Background: an optimization exercise with open tools, aiming at small area and a short achievable clock period. Do not read the settings as production practice. The series may have gaps, and a smaller design here may also do less where the tests do not look. No run shown here included a check of the RTL's function; only the layout flow was run.

**Run 1: the clock network**

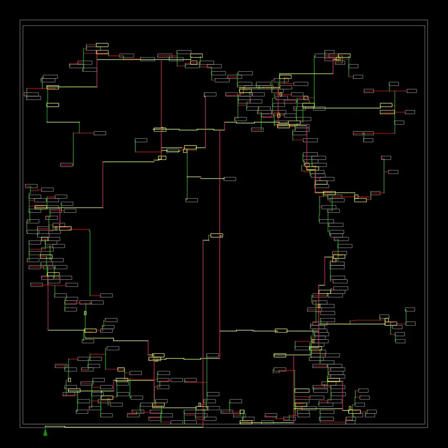
**Run 1: met4 routing**

Supply wires on this layer in gray. Cells faint in the background.
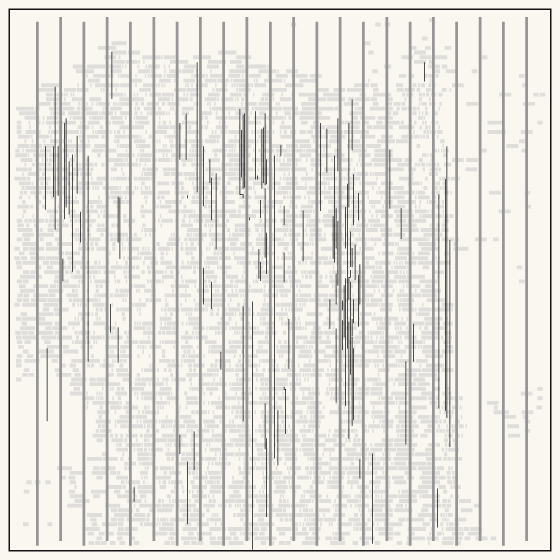
**Run 1: cell area per tile**

Scale bar: 100 um. The die is cut into 31 by 31 equal tiles; white is low, dark blue is high, 0 to 100% covered.
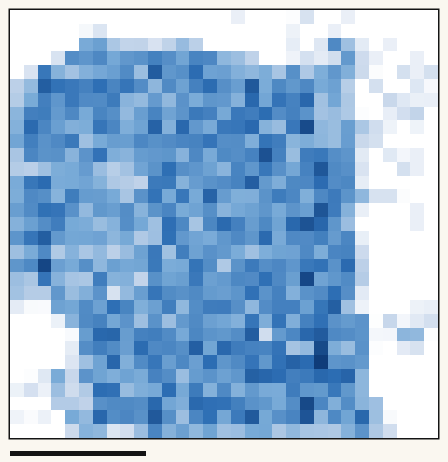
**Run 1: zoomed window**

Region (137, 137) to (177, 177) um. Cells in gray, sequential cells in the stronger gray; small squares are vias.
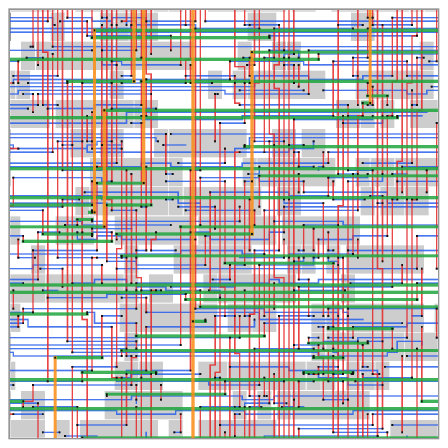
## flow/design.v in outline (module list and top-level ports)
// module fir_fa: 10 lines
// module fir_ha: 9 lines
// module fir_filter: 2026 lines
module fir_filter (
    input wire clk,
    input wire rst,
    input wire valid_in,
    input wire load,
    input wire [63:0] coeff_in,
    input wire [15:0] signal_in,
    output reg valid_out,
    output reg [31:0] signal_out
);
  // ...
==> flow/run.sh <==
#!/bin/bash
# synth_recipe.tcl (not shown) runs the flow's synth.tcl, then flattens the netlist and writes it again
# the make line also repeats each setting of config.mk as NAME=value (left out here)
make -C /OpenROAD-flow-scripts/flow DESIGN_CONFIG=/design/flow/config.mk WORK_HOME=/design/flow/orfs CLKGATE_MAP_FILE= SYNTH_SCRIPT=/design/flow/synth_recipe.tcl finish
==> flow/config.mk <==
export PLATFORM = sky130hd
export DESIGN_NAME = fir_filter
export DESIGN_NICKNAME = fir_filter
export VERILOG_FILES = /design/flow/design.v
export SDC_FILE = /design/flow/constraint.sdc
export NUM_CORES = 4
export LEC_CHECK = 0
export CAP_MARGIN = 20
export CORE_MARGIN = 2
export CORE_UTILIZATION = 40
export SLEW_MARGIN = 20
==> flow/constraint.sdc <==
create_clock -name core_clock -period 6.5 [get_ports {clk}]
set_input_delay 1.3000 -clock core_clock [delete_from_list [all_inputs] [get_ports {clk}]]
set_output_delay 1.3000 -clock core_clock [all_outputs]
set_load 0.01 [all_outputs]
==> impl_metrics.yaml, run 1 <==
worst_hold_path:
  min_path_cells: 3
  hold_class: "reg2reg"
logic_synthesis:
  synth_seq_area_share_pct: 17.4
  synth_top_cell_by_area: "fa_1"
  synthXorXnorAreaFrac_pct: 0.523
  synth_top_area_share_pct: 49.6
  async_reset_ff_share_pct: 50.8
  syn_avg_cell_area_um2: 10.3
  synth.distinct_cells: 46
  synth_area_leaders: "fa_1, inv_1, dfrtp_1, and2_1, edfxtp_1"
  syn_inst: 3740
  synth_top_family_by_area: "adder cells"
  synth_edf_count: 94
route:
  routedWlPerCell_um: 25.3
  antenna_left: 0
  drt_iter0_drc: 2323
  dr_total_vias: 26300
  drtPass1Iterations: 5
  drcViolationCount: 0
  wl_mm: 128
cts:
  clk_path_buf_depth: 3
  h-tree-depth: 2
  root_buffer: "clkbuf_16"
  cts_buffers: 36
  cts_resized: 0
  postCtsSetupBuffers: 0
finish:
  drive_above_1_share_pct: 6.18
  final_cells: 5068
  largest_reg_flops: 94
  post-route-util_pct: 44.4
place:
  pre_cts_slack_ns: 1.27
  gpl.final_weighted_congestion: 0.948
  post-dp-hpwl_mm: 102
die:
  num_rows: 113
  io_pins: 117
  dieArea_um2: 98900
timing:
  clock.fmax_ghz: 0.189
  post-route-min-period_ns: 5.28
  timing.final.ws_setup_ns: 1.22
  setup_tns_ns: 0
  whs_ns: 0.705
  slew_headroom_pct: 23.6
  tightest_slew_ns: 1.15
setup_path:
  path_cells: "and2_1 -> fa_1 -> inv_1 -> fa_1 -> fa_1 -> fa_1 -> inv_1 -> fa_1 -> inv_1 -> fa_1 -> inv_1 -> fa_1"
  max_stage_delay_ns: 1.10
  cp-end-kind: "flop"
  start_kind: "flop"
  critical_path_arrival_ns: 5.60
  critPathRequiredTime_ns: 6.82
  cp_common_cell: "fa_1"
global_routing:
  grt_remaining_overflow: 0
  grt_pass1_vias: 28600
  grt_start_max_net_pins: 91
  grt_pass1_wl_mm: 193
run_status:
  status: "timing/DRC/antenna clean"
Back to the opening pictures, 'the clock network':
clkbuf count: 49
Final Skew: 0.0363 ns

Back to the opening pictures, 'met4 routing':
share of all routed wire: 3.1%
main direction: vertical
longest straight run: 176 um
nets with wire on the layer: 68
wire length on this layer: 3960 um

Back to the opening pictures, 'cell area per tile':
tiles over 75% full: 6.2%
fullest tile: 95%
mean over tiles: 41%

Back to the opening pictures, 'zoomed window':
legend:
  M2:
    color: red
  M3:
    color: green
  M4:
    color: orange
  M1:
    color: blue
sequential cells in the window: 0
most frequent: fa_1 (27), nand2_1 (24), inv_1 (21)
cells with their middle in the window: 94

run 1: placed cells by master (no fill, tap or decap), types with 14 or more instances in the layout:
cell	instances
mux2_2	128
clkbuf_16	41
fa_1	956
edfxtp_1	94
clkdlybuf4s50_1	114
dfxtp_1	32
ha_1	50
buf_4	41
inv_1	924
nor2_1	31
a21o_1	21
o21ai_0	14
and2_1	499
nand2_1	555
a21oi_1	33
dfrtp_1	130
run 1: logic make-up (layout without fill, tap and decap cells):
group | count (synthesis) | in the layout
and+or+nand+nor | 1132 | 1132
buffers and inverters | 1085 | 1147
adders and majority gates | 1006 | 1006
DFF | 256 | 256
muxes | 134 | 134
AOI/OAI and AO/OA | 104 | 104
xor gates and xnor gates | 23 | 23
other | 0 | 1
run 1: layer usage:
| metal | GRT usage, % | share of wire [%] |
|---|---|---|
| met2 | 39.9 | 43 |
| met1 | 37.2 | 41 |
| met4 | 7.59 | 3.1 |
| met3 | 10.3 | 13 |
| met5 | 0 | 0 |
run 1: area by class of cell:
| type | count | area [um^2] |
|---|---|---|
| inverter | 926 | 3480 |
| timing repair buffer | 157 | 1480 |
| clock inverter | 15 | 159 |
| sequential | 256 | 6720 |
| tap | 1265 | 1580 |
| clock buffer | 49 | 1090 |
| fill | 9149 | 53000 |
| antenna | 1 | 2.50 |
| multi-input combinational | 2399 | 27800 |
run 1: worst max-delay path, delay by kind of cell, from the launching register on:
family | cells | cell delay, ns
adders and majority gates | 7 | 3.33
buffers and inverters | 4 | 0.30
DFF | 1 | 1.10
and+or+nand+nor | 1 | 0.28
**Run 1: register map, names as in the netlist**

Other sequential cells in the stronger gray, the rest of the logic in the fainter gray.
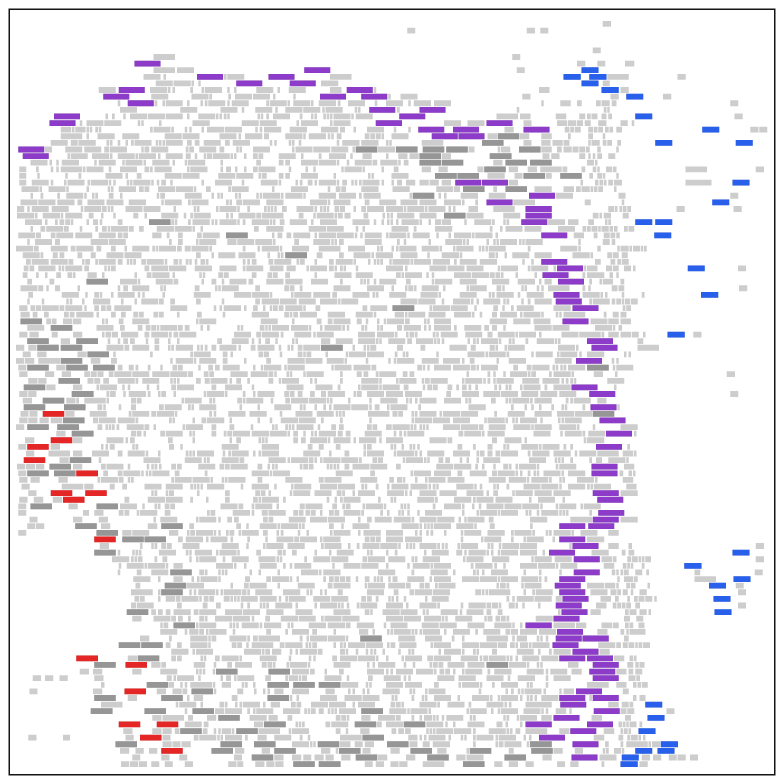

--- run 2: outline of the changes from run 1 ---
flow/design.v: 2045 -> 2103 lines; modules unchanged: 1
  fir_ks: new, 30 lines
  fir_filter: edited, 2026 -> 2063 lines
  removed: fir_ha
==> module fir_ks as of run 2 <==
module fir_ks #(
    parameter N = 24
) (
    input wire [N-1:0] a,
    input wire [N-1:0] b,
    input wire ci,
    output wire [N-1:0] s
);
    localparam L = $clog2(N);
    wire [N-1:0] p = a ^ b;
    wire [N-1:0] g [0:L];
    wire [N-1:0] q [0:L];
    assign g[0] = (a & b) | {{(N-1){1'b0}}, p[0] & ci};
    assign q[0] = p;
    genvar l, i;
    generate
        for (l = 0; l < L; l = l + 1) begin : g_l
            for (i = 0; i < N; i = i + 1) begin : g_i
                if (i >= (1 << l)) begin : g_c
                    assign g[l+1][i] = g[l][i] | (q[l][i] & g[l][i-(1<<l)]);
                    assign q[l+1][i] = q[l][i] & q[l][i-(1<<l)];
                end else begin : g_p
                    assign g[l+1][i] = g[l][i];
                    assign q[l+1][i] = q[l][i];
                end
            end
        end
    endgenerate
    assign s = p ^ {g[L][N-2:0], ci};
endmodule
--- a/flow/config.mk
+++ b/flow/config.mk
@@ -10,2 +10,3 @@
 export CORE_UTILIZATION = 40
 export SLEW_MARGIN = 20
+export SYNTH_HIERARCHICAL = 1
**Run 2: register map, names as in the netlist**

Other sequential cells in the stronger gray, the rest of the logic in the fainter gray.
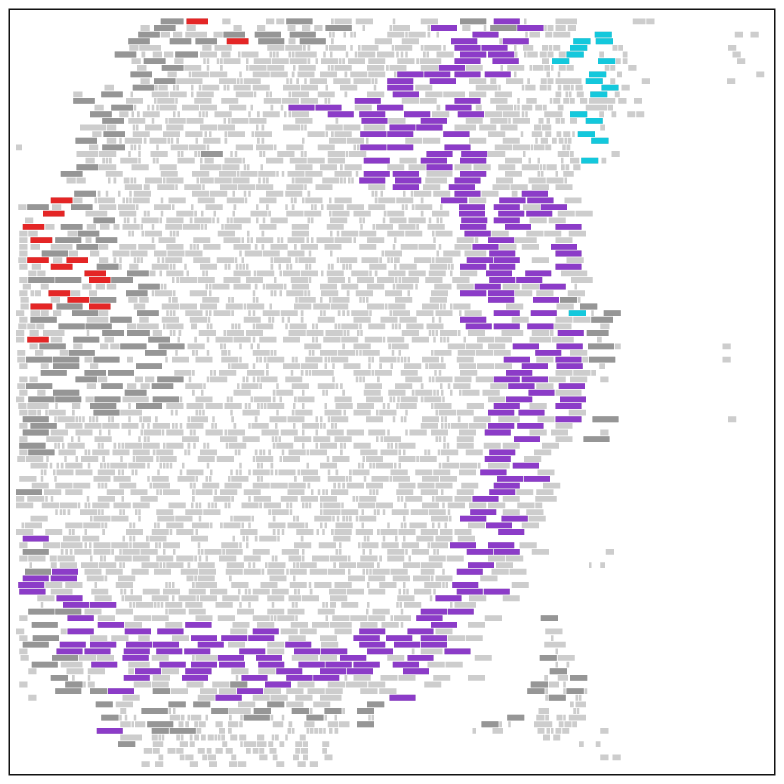
legend:
  mid:
    color: purple
    placed_flops: 225
  lo:
    color: cyan
    placed_flops: 17
    where: top right
  x0:
    color: red
    placed_flops: 16
not colored: 148

**Run 2: congestion heat map**

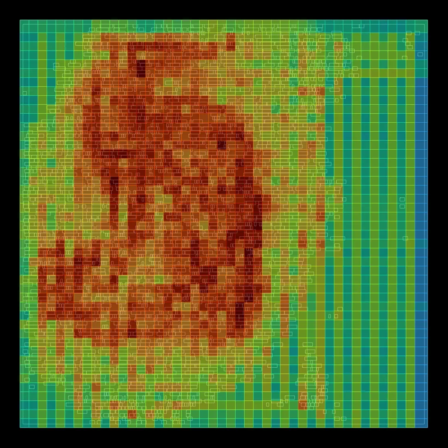
post-DR wirelength/cell: 29.2 um
grt peak-use layer: met2
M1 GR Usage: 33.7%
grt met3 use: 11.0%
utilization after layout: 44.2%

**Run 2: cell area per tile**

Scale bar: 100 um. The die is cut into 31 by 31 equal tiles; white is low, dark blue is high, 0 to 100% covered.
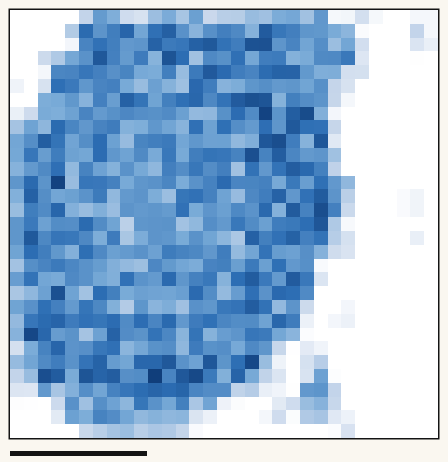
mean over tiles: 41%
fullest tile: 94%
nearly empty tiles: 26%

==> impl_metrics.yaml, run 2 <==
run_status:
  status: "timing/DRC/antenna clean"
die:
  dieArea_um2: 98200
  num_rows: 113
  io_pins: 117
finish:
  final_cells: 4239
  final_cell_mix: "nand2_1, fa_1, edfxtp_1"
cts:
  cts_resized: 0
  clk_path_buf_depth: 3
  postCtsSetupBuffers: 0
  h-tree-depth: 2
  root_buffer: "clkbuf_16"
route:
  drt_iter0_drc: 2795
  antenna_left: 0
  drtPass1Iterations: 6
worst_hold_path:
  min_path_cells: 0
  hold_class: "reg2reg"
logic_synthesis:
  syn_inst: 3001
  synth_top_area_share_pct: 51.2
  synth_top_cell_by_area: "fa_1"
  synth_seq_area_share_pct: 29.7
timing:
  clock.fmax_ghz: 0.201
  skew_ns: 0.0290
  timing.final.ws_setup_ns: 1.53
global_routing:
  grt_start_max_net_pins: 116
  grt_remaining_overflow: 0
setup_path:
  critPathRequiredTime_ns: 5.20
  critical_path_arrival_ns: 3.67
-- run 2: layer usage --
| layer | track usage [%] | share of wire [%] | up-vias |
|---|---|---|---|
| met2 | 38.1 | 43 | 1954 |
| met5 | 0 | 0.057 | - |
| met4 | 10.7 | 5.1 | 10 |
| li1 | - | - | 9084 |
| met1 | 33.7 | 37 | 12800 |
| met3 | 11.0 | 15 | 476 |
-- run 2: critical path, cell delays in order (launching register included) --
cell and delay, ns:
dfxtp_1 0.30, inv_1 0.05, fa_1 0.55, inv_1 0.11, fa_1 0.20, nor2b_1 0.07
o2111ai_1 0.42, nand2_1 0.19, a31oi_1 0.35, xnor2_1 0.15, and2_1 0.13, clkdlybuf4s50_1 0.53
-- run 2: area by class of cell --
type | count | area, um^2
inverter | 65 | 245
timing repair buffer | 138 | 1370
clock inverter | 29 | 417
sequential | 406 | 11400
tap | 1265 | 1580
multi-input combinational | 2279 | 25700
antenna | 2 | 5.00
fill | 8576 | 53000
clock buffer | 55 | 1190
-- run 2: stage by stage --
stage | instance area [um^2] | utilization, % | hold slack (ns)
floorplan | 38300 | - | 0.344
finish | 41900 | 44.2 | 0.365
global route | 41900 | 44.2 | 0.378
CTS | 41800 | 44.1 | 0.369
global placement | 40200 | 42.4 | 0.352
detailed placement | 40200 | 42.4 | 0.355
-- run 2: cells by family (layout without fill, tap and decap cells) --
kind of cell | count (synthesis) | in the layout | share of synthesized area, %
buf+inv | 331 | 287 | 3.26
fa+ha+maj | 1006 | 1006 | 52.1
mux | 66 | 66 | 1.94
compound gates | 62 | 62 | 1.19
xor+xnor | 24 | 24 | 0.549
other cells | 1 | 18 | 0.00979
simple gates | 1105 | 1105 | 11.3
flops | 406 | 406 | 29.7
**Run 2: met4 routing**

Supply wires on this layer in gray. Cells faint in the background.
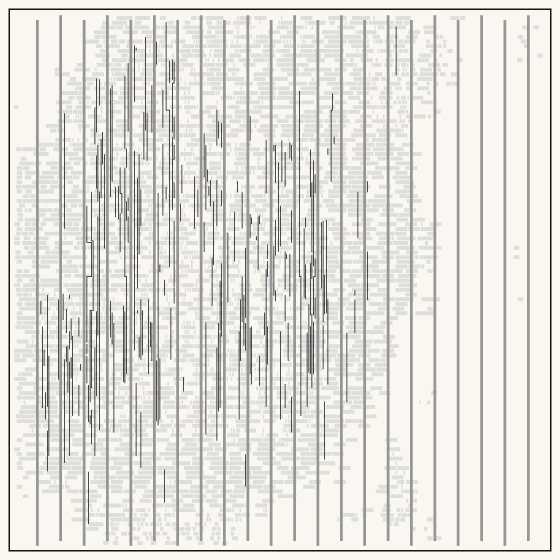

==> run 3: too many edits to list; what changed since run 2 <==
flow/design.v: 2103 -> 2107 lines; modules unchanged: 2
  fir_filter: edited, 2063 -> 2067 lines
**Run 3: met4 routing**

Supply wires on this layer in gray. Cells faint in the background.
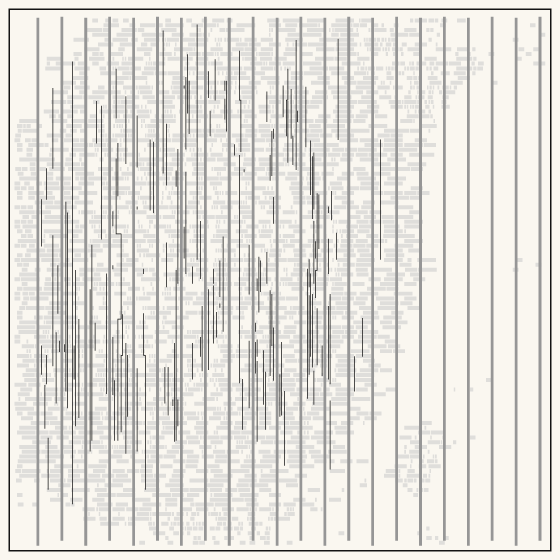
wire length on this layer: 5170 um
longest straight run: 251 um
nets with wire on the layer: 96
main direction: vertical
share of all routed wire: 4.4%

**Run 3: the clock network**

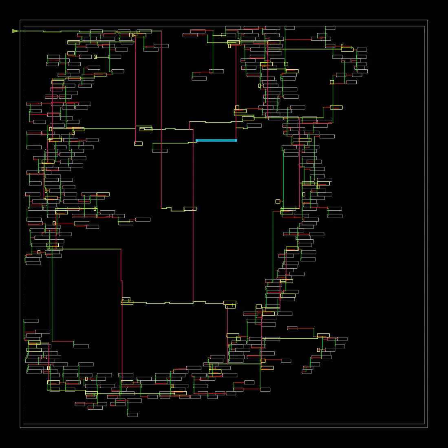
clk latency of the worst-skew pair: 0.60 ns
CTS buffer count: 39

==> impl_metrics.yaml, run 3 <==
run_status:
  status: "timing/DRC/antenna clean"
cts:
  postCtsSetupBuffers: 0
  clk_path_buf_depth: 3
  cts_resized: 0
timing:
  post-route-min-period_ns: 4.79
  setup_tns_ns: 0
  slew_headroom_pct: 17.5
  whs_ns: 0.367
  tightest_slew_ns: 1.24
  skew_ns: 0.0386
logic_synthesis:
  syn_inst: 2979
  synth_top_area_share_pct: 53.7
  syn_avg_cell_area_um2: 12.3
  async_reset_ff_share_pct: 19.6
  synth_area_leaders: "fa_1, edfxtp_1, nand2_1, dfrtp_1, dfxtp_1"
  synth.distinct_cells: 60
  synth_edf_count: 225
  synth_top_cell_by_area: "fa_1"
  synth_seq_area_share_pct: 25.8
route:
  wl_mm: 117
  drcViolationCount: 0
  dr_total_vias: 23200
  antenna_left: 0
  drt_iter0_drc: 2577
  drtPass1Iterations: 6
setup_path:
  cp_common_cell: "fa_1"
  start_kind: "flop"
  cp_slowest_cell: "clkdlybuf4s50_1"
  max_stage_delay_ns: 0.53
  path_cells: "fa_1 -> inv_1 -> fa_1 -> nor2b_1 -> o2111ai_1 -> nand2_1 -> a31oi_1 -> a311oi_1 -> and2_1 -> clkdlybuf4s50_1"
  critical_path_arrival_ns: 3.49
  critPathRequiredTime_ns: 5.20
  cp-end-kind: "output port"
finish:
  final_cell_mix: "nand2_1, fa_1, edfxtp_1"
  nFillCells: 8266
  diodes: 0
  layout_commonest_cell: "nand2_1"
  seqCellArea_um2: 9440
global_routing:
  grt_start_max_net_pins: 131
  grt_remaining_overflow: 0
  grt_pass1_wl_mm: 172
die:
  io_pins: 117
  dieArea_um2: 93900
place:
  gpl.final_weighted_congestion: 1.01
  post-dp-hpwl_mm: 91.3
worst_hold_path:
  min_path_cells: 0
**Run 3: congestion heat map**

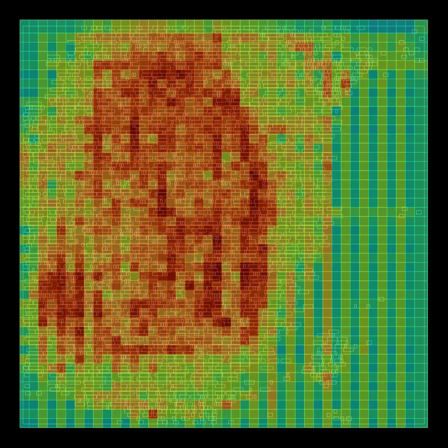
met2 usage: 36.0%
utilization after layout: 44.1%
grt met3 use: 10.3%
post-DR wirelength/cell: 28.2 um

## run 3: cell types whose count changed after synthesis, sizes merged, moves of 3 or more
cell,previous run,this run
a211oi,2,5
a21oi,19,28
edfxtp,289,225
ha,26,29
inv,65,73
nand2,1035,1041
nand3,5,8
nor2,8,16
## run 3: kinds of logic after synthesis
kind of cell	share of synthesized area, %
compound gates	1.34
buf+inv	3.53
mux	2.09
flops	25.8
fa+ha+maj	54.7
xor+xnor	0.574
other cells	0.0102
simple gates	12.0
## run 3: cell type report
class / instances / area share [%]
sequential: 342 / 23.7
tap: 1176 / 3.69
inverter: 73 / 0.691
multi-input combinational: 2315 / 65.1
timing repair buffer: 156 / 3.70
clock inverter: 21 / 0.543
clock buffer: 50 / 2.58
## run 3: critical path: cells and delay by family (launching register included)
family / cells / cell delay [ns]
fa+ha+maj: 2 / 0.63
buf+inv: 2 / 0.58
flops: 1 / 0.45
compound gates: 3 / 0.69
simple gates: 3 / 0.53
## run 3: per-layer routing
metal  up-vias  share of wire [%]  GRT usage, %
li1       8983                  -             -
met1     12200                 39          35.4
met2      1680                 42          36.0
met3       317                 15          10.3
met4         4                4.4          9.51
met5         -              0.037             0
## run 3: per-stage QoR
stage	std cells	util (%)	area [um^2]	worst slack (ns)
2_1_floorplan	2999	-	36700	2.55
3_3_place_gp	4062	42.8	38600	2.08
3_5_place_dp	4062	42.8	38600	2.11
4_1_cts	4133	44.1	39900	1.46
5_1_grt	4133	44.1	39900	1.34
6_report	4133	44.1	39900	1.71

static timing again, ports no longer ideal:
No port has a modelled driver above. Below, the same layouts with a new extraction and two added sets of constraints.
Step 1 sets driving cells, clkbuf_16 on the clock port and buf_2 on the other inputs (assumed; they add their load-dependent delay and slew).
Step 2 adds t to the input delays and takes it off the output delays; t is the mean of the earliest and latest rising clock arrival at the registers after step 1. Input paths then give back, and output paths get back, about the clock's delay inside the block.
Slacks: no drivers / after step 1 / after step 2; pairs: no drivers / after step 1.
| run | t (ns) | setup slack, ns | worst setup path at the end |
|---|---|---|---|
| run 1 | 0.651 | 1.219 / 1.219 / 1.219 | register to register |
| run 2 | 0.680 | 1.526 / 1.457 / 2.138 | register to output |
| run 3 | 0.648 | 1.708 / 1.641 / 2.146 | register to register |
After both steps setup and hold are still met in every run listed.
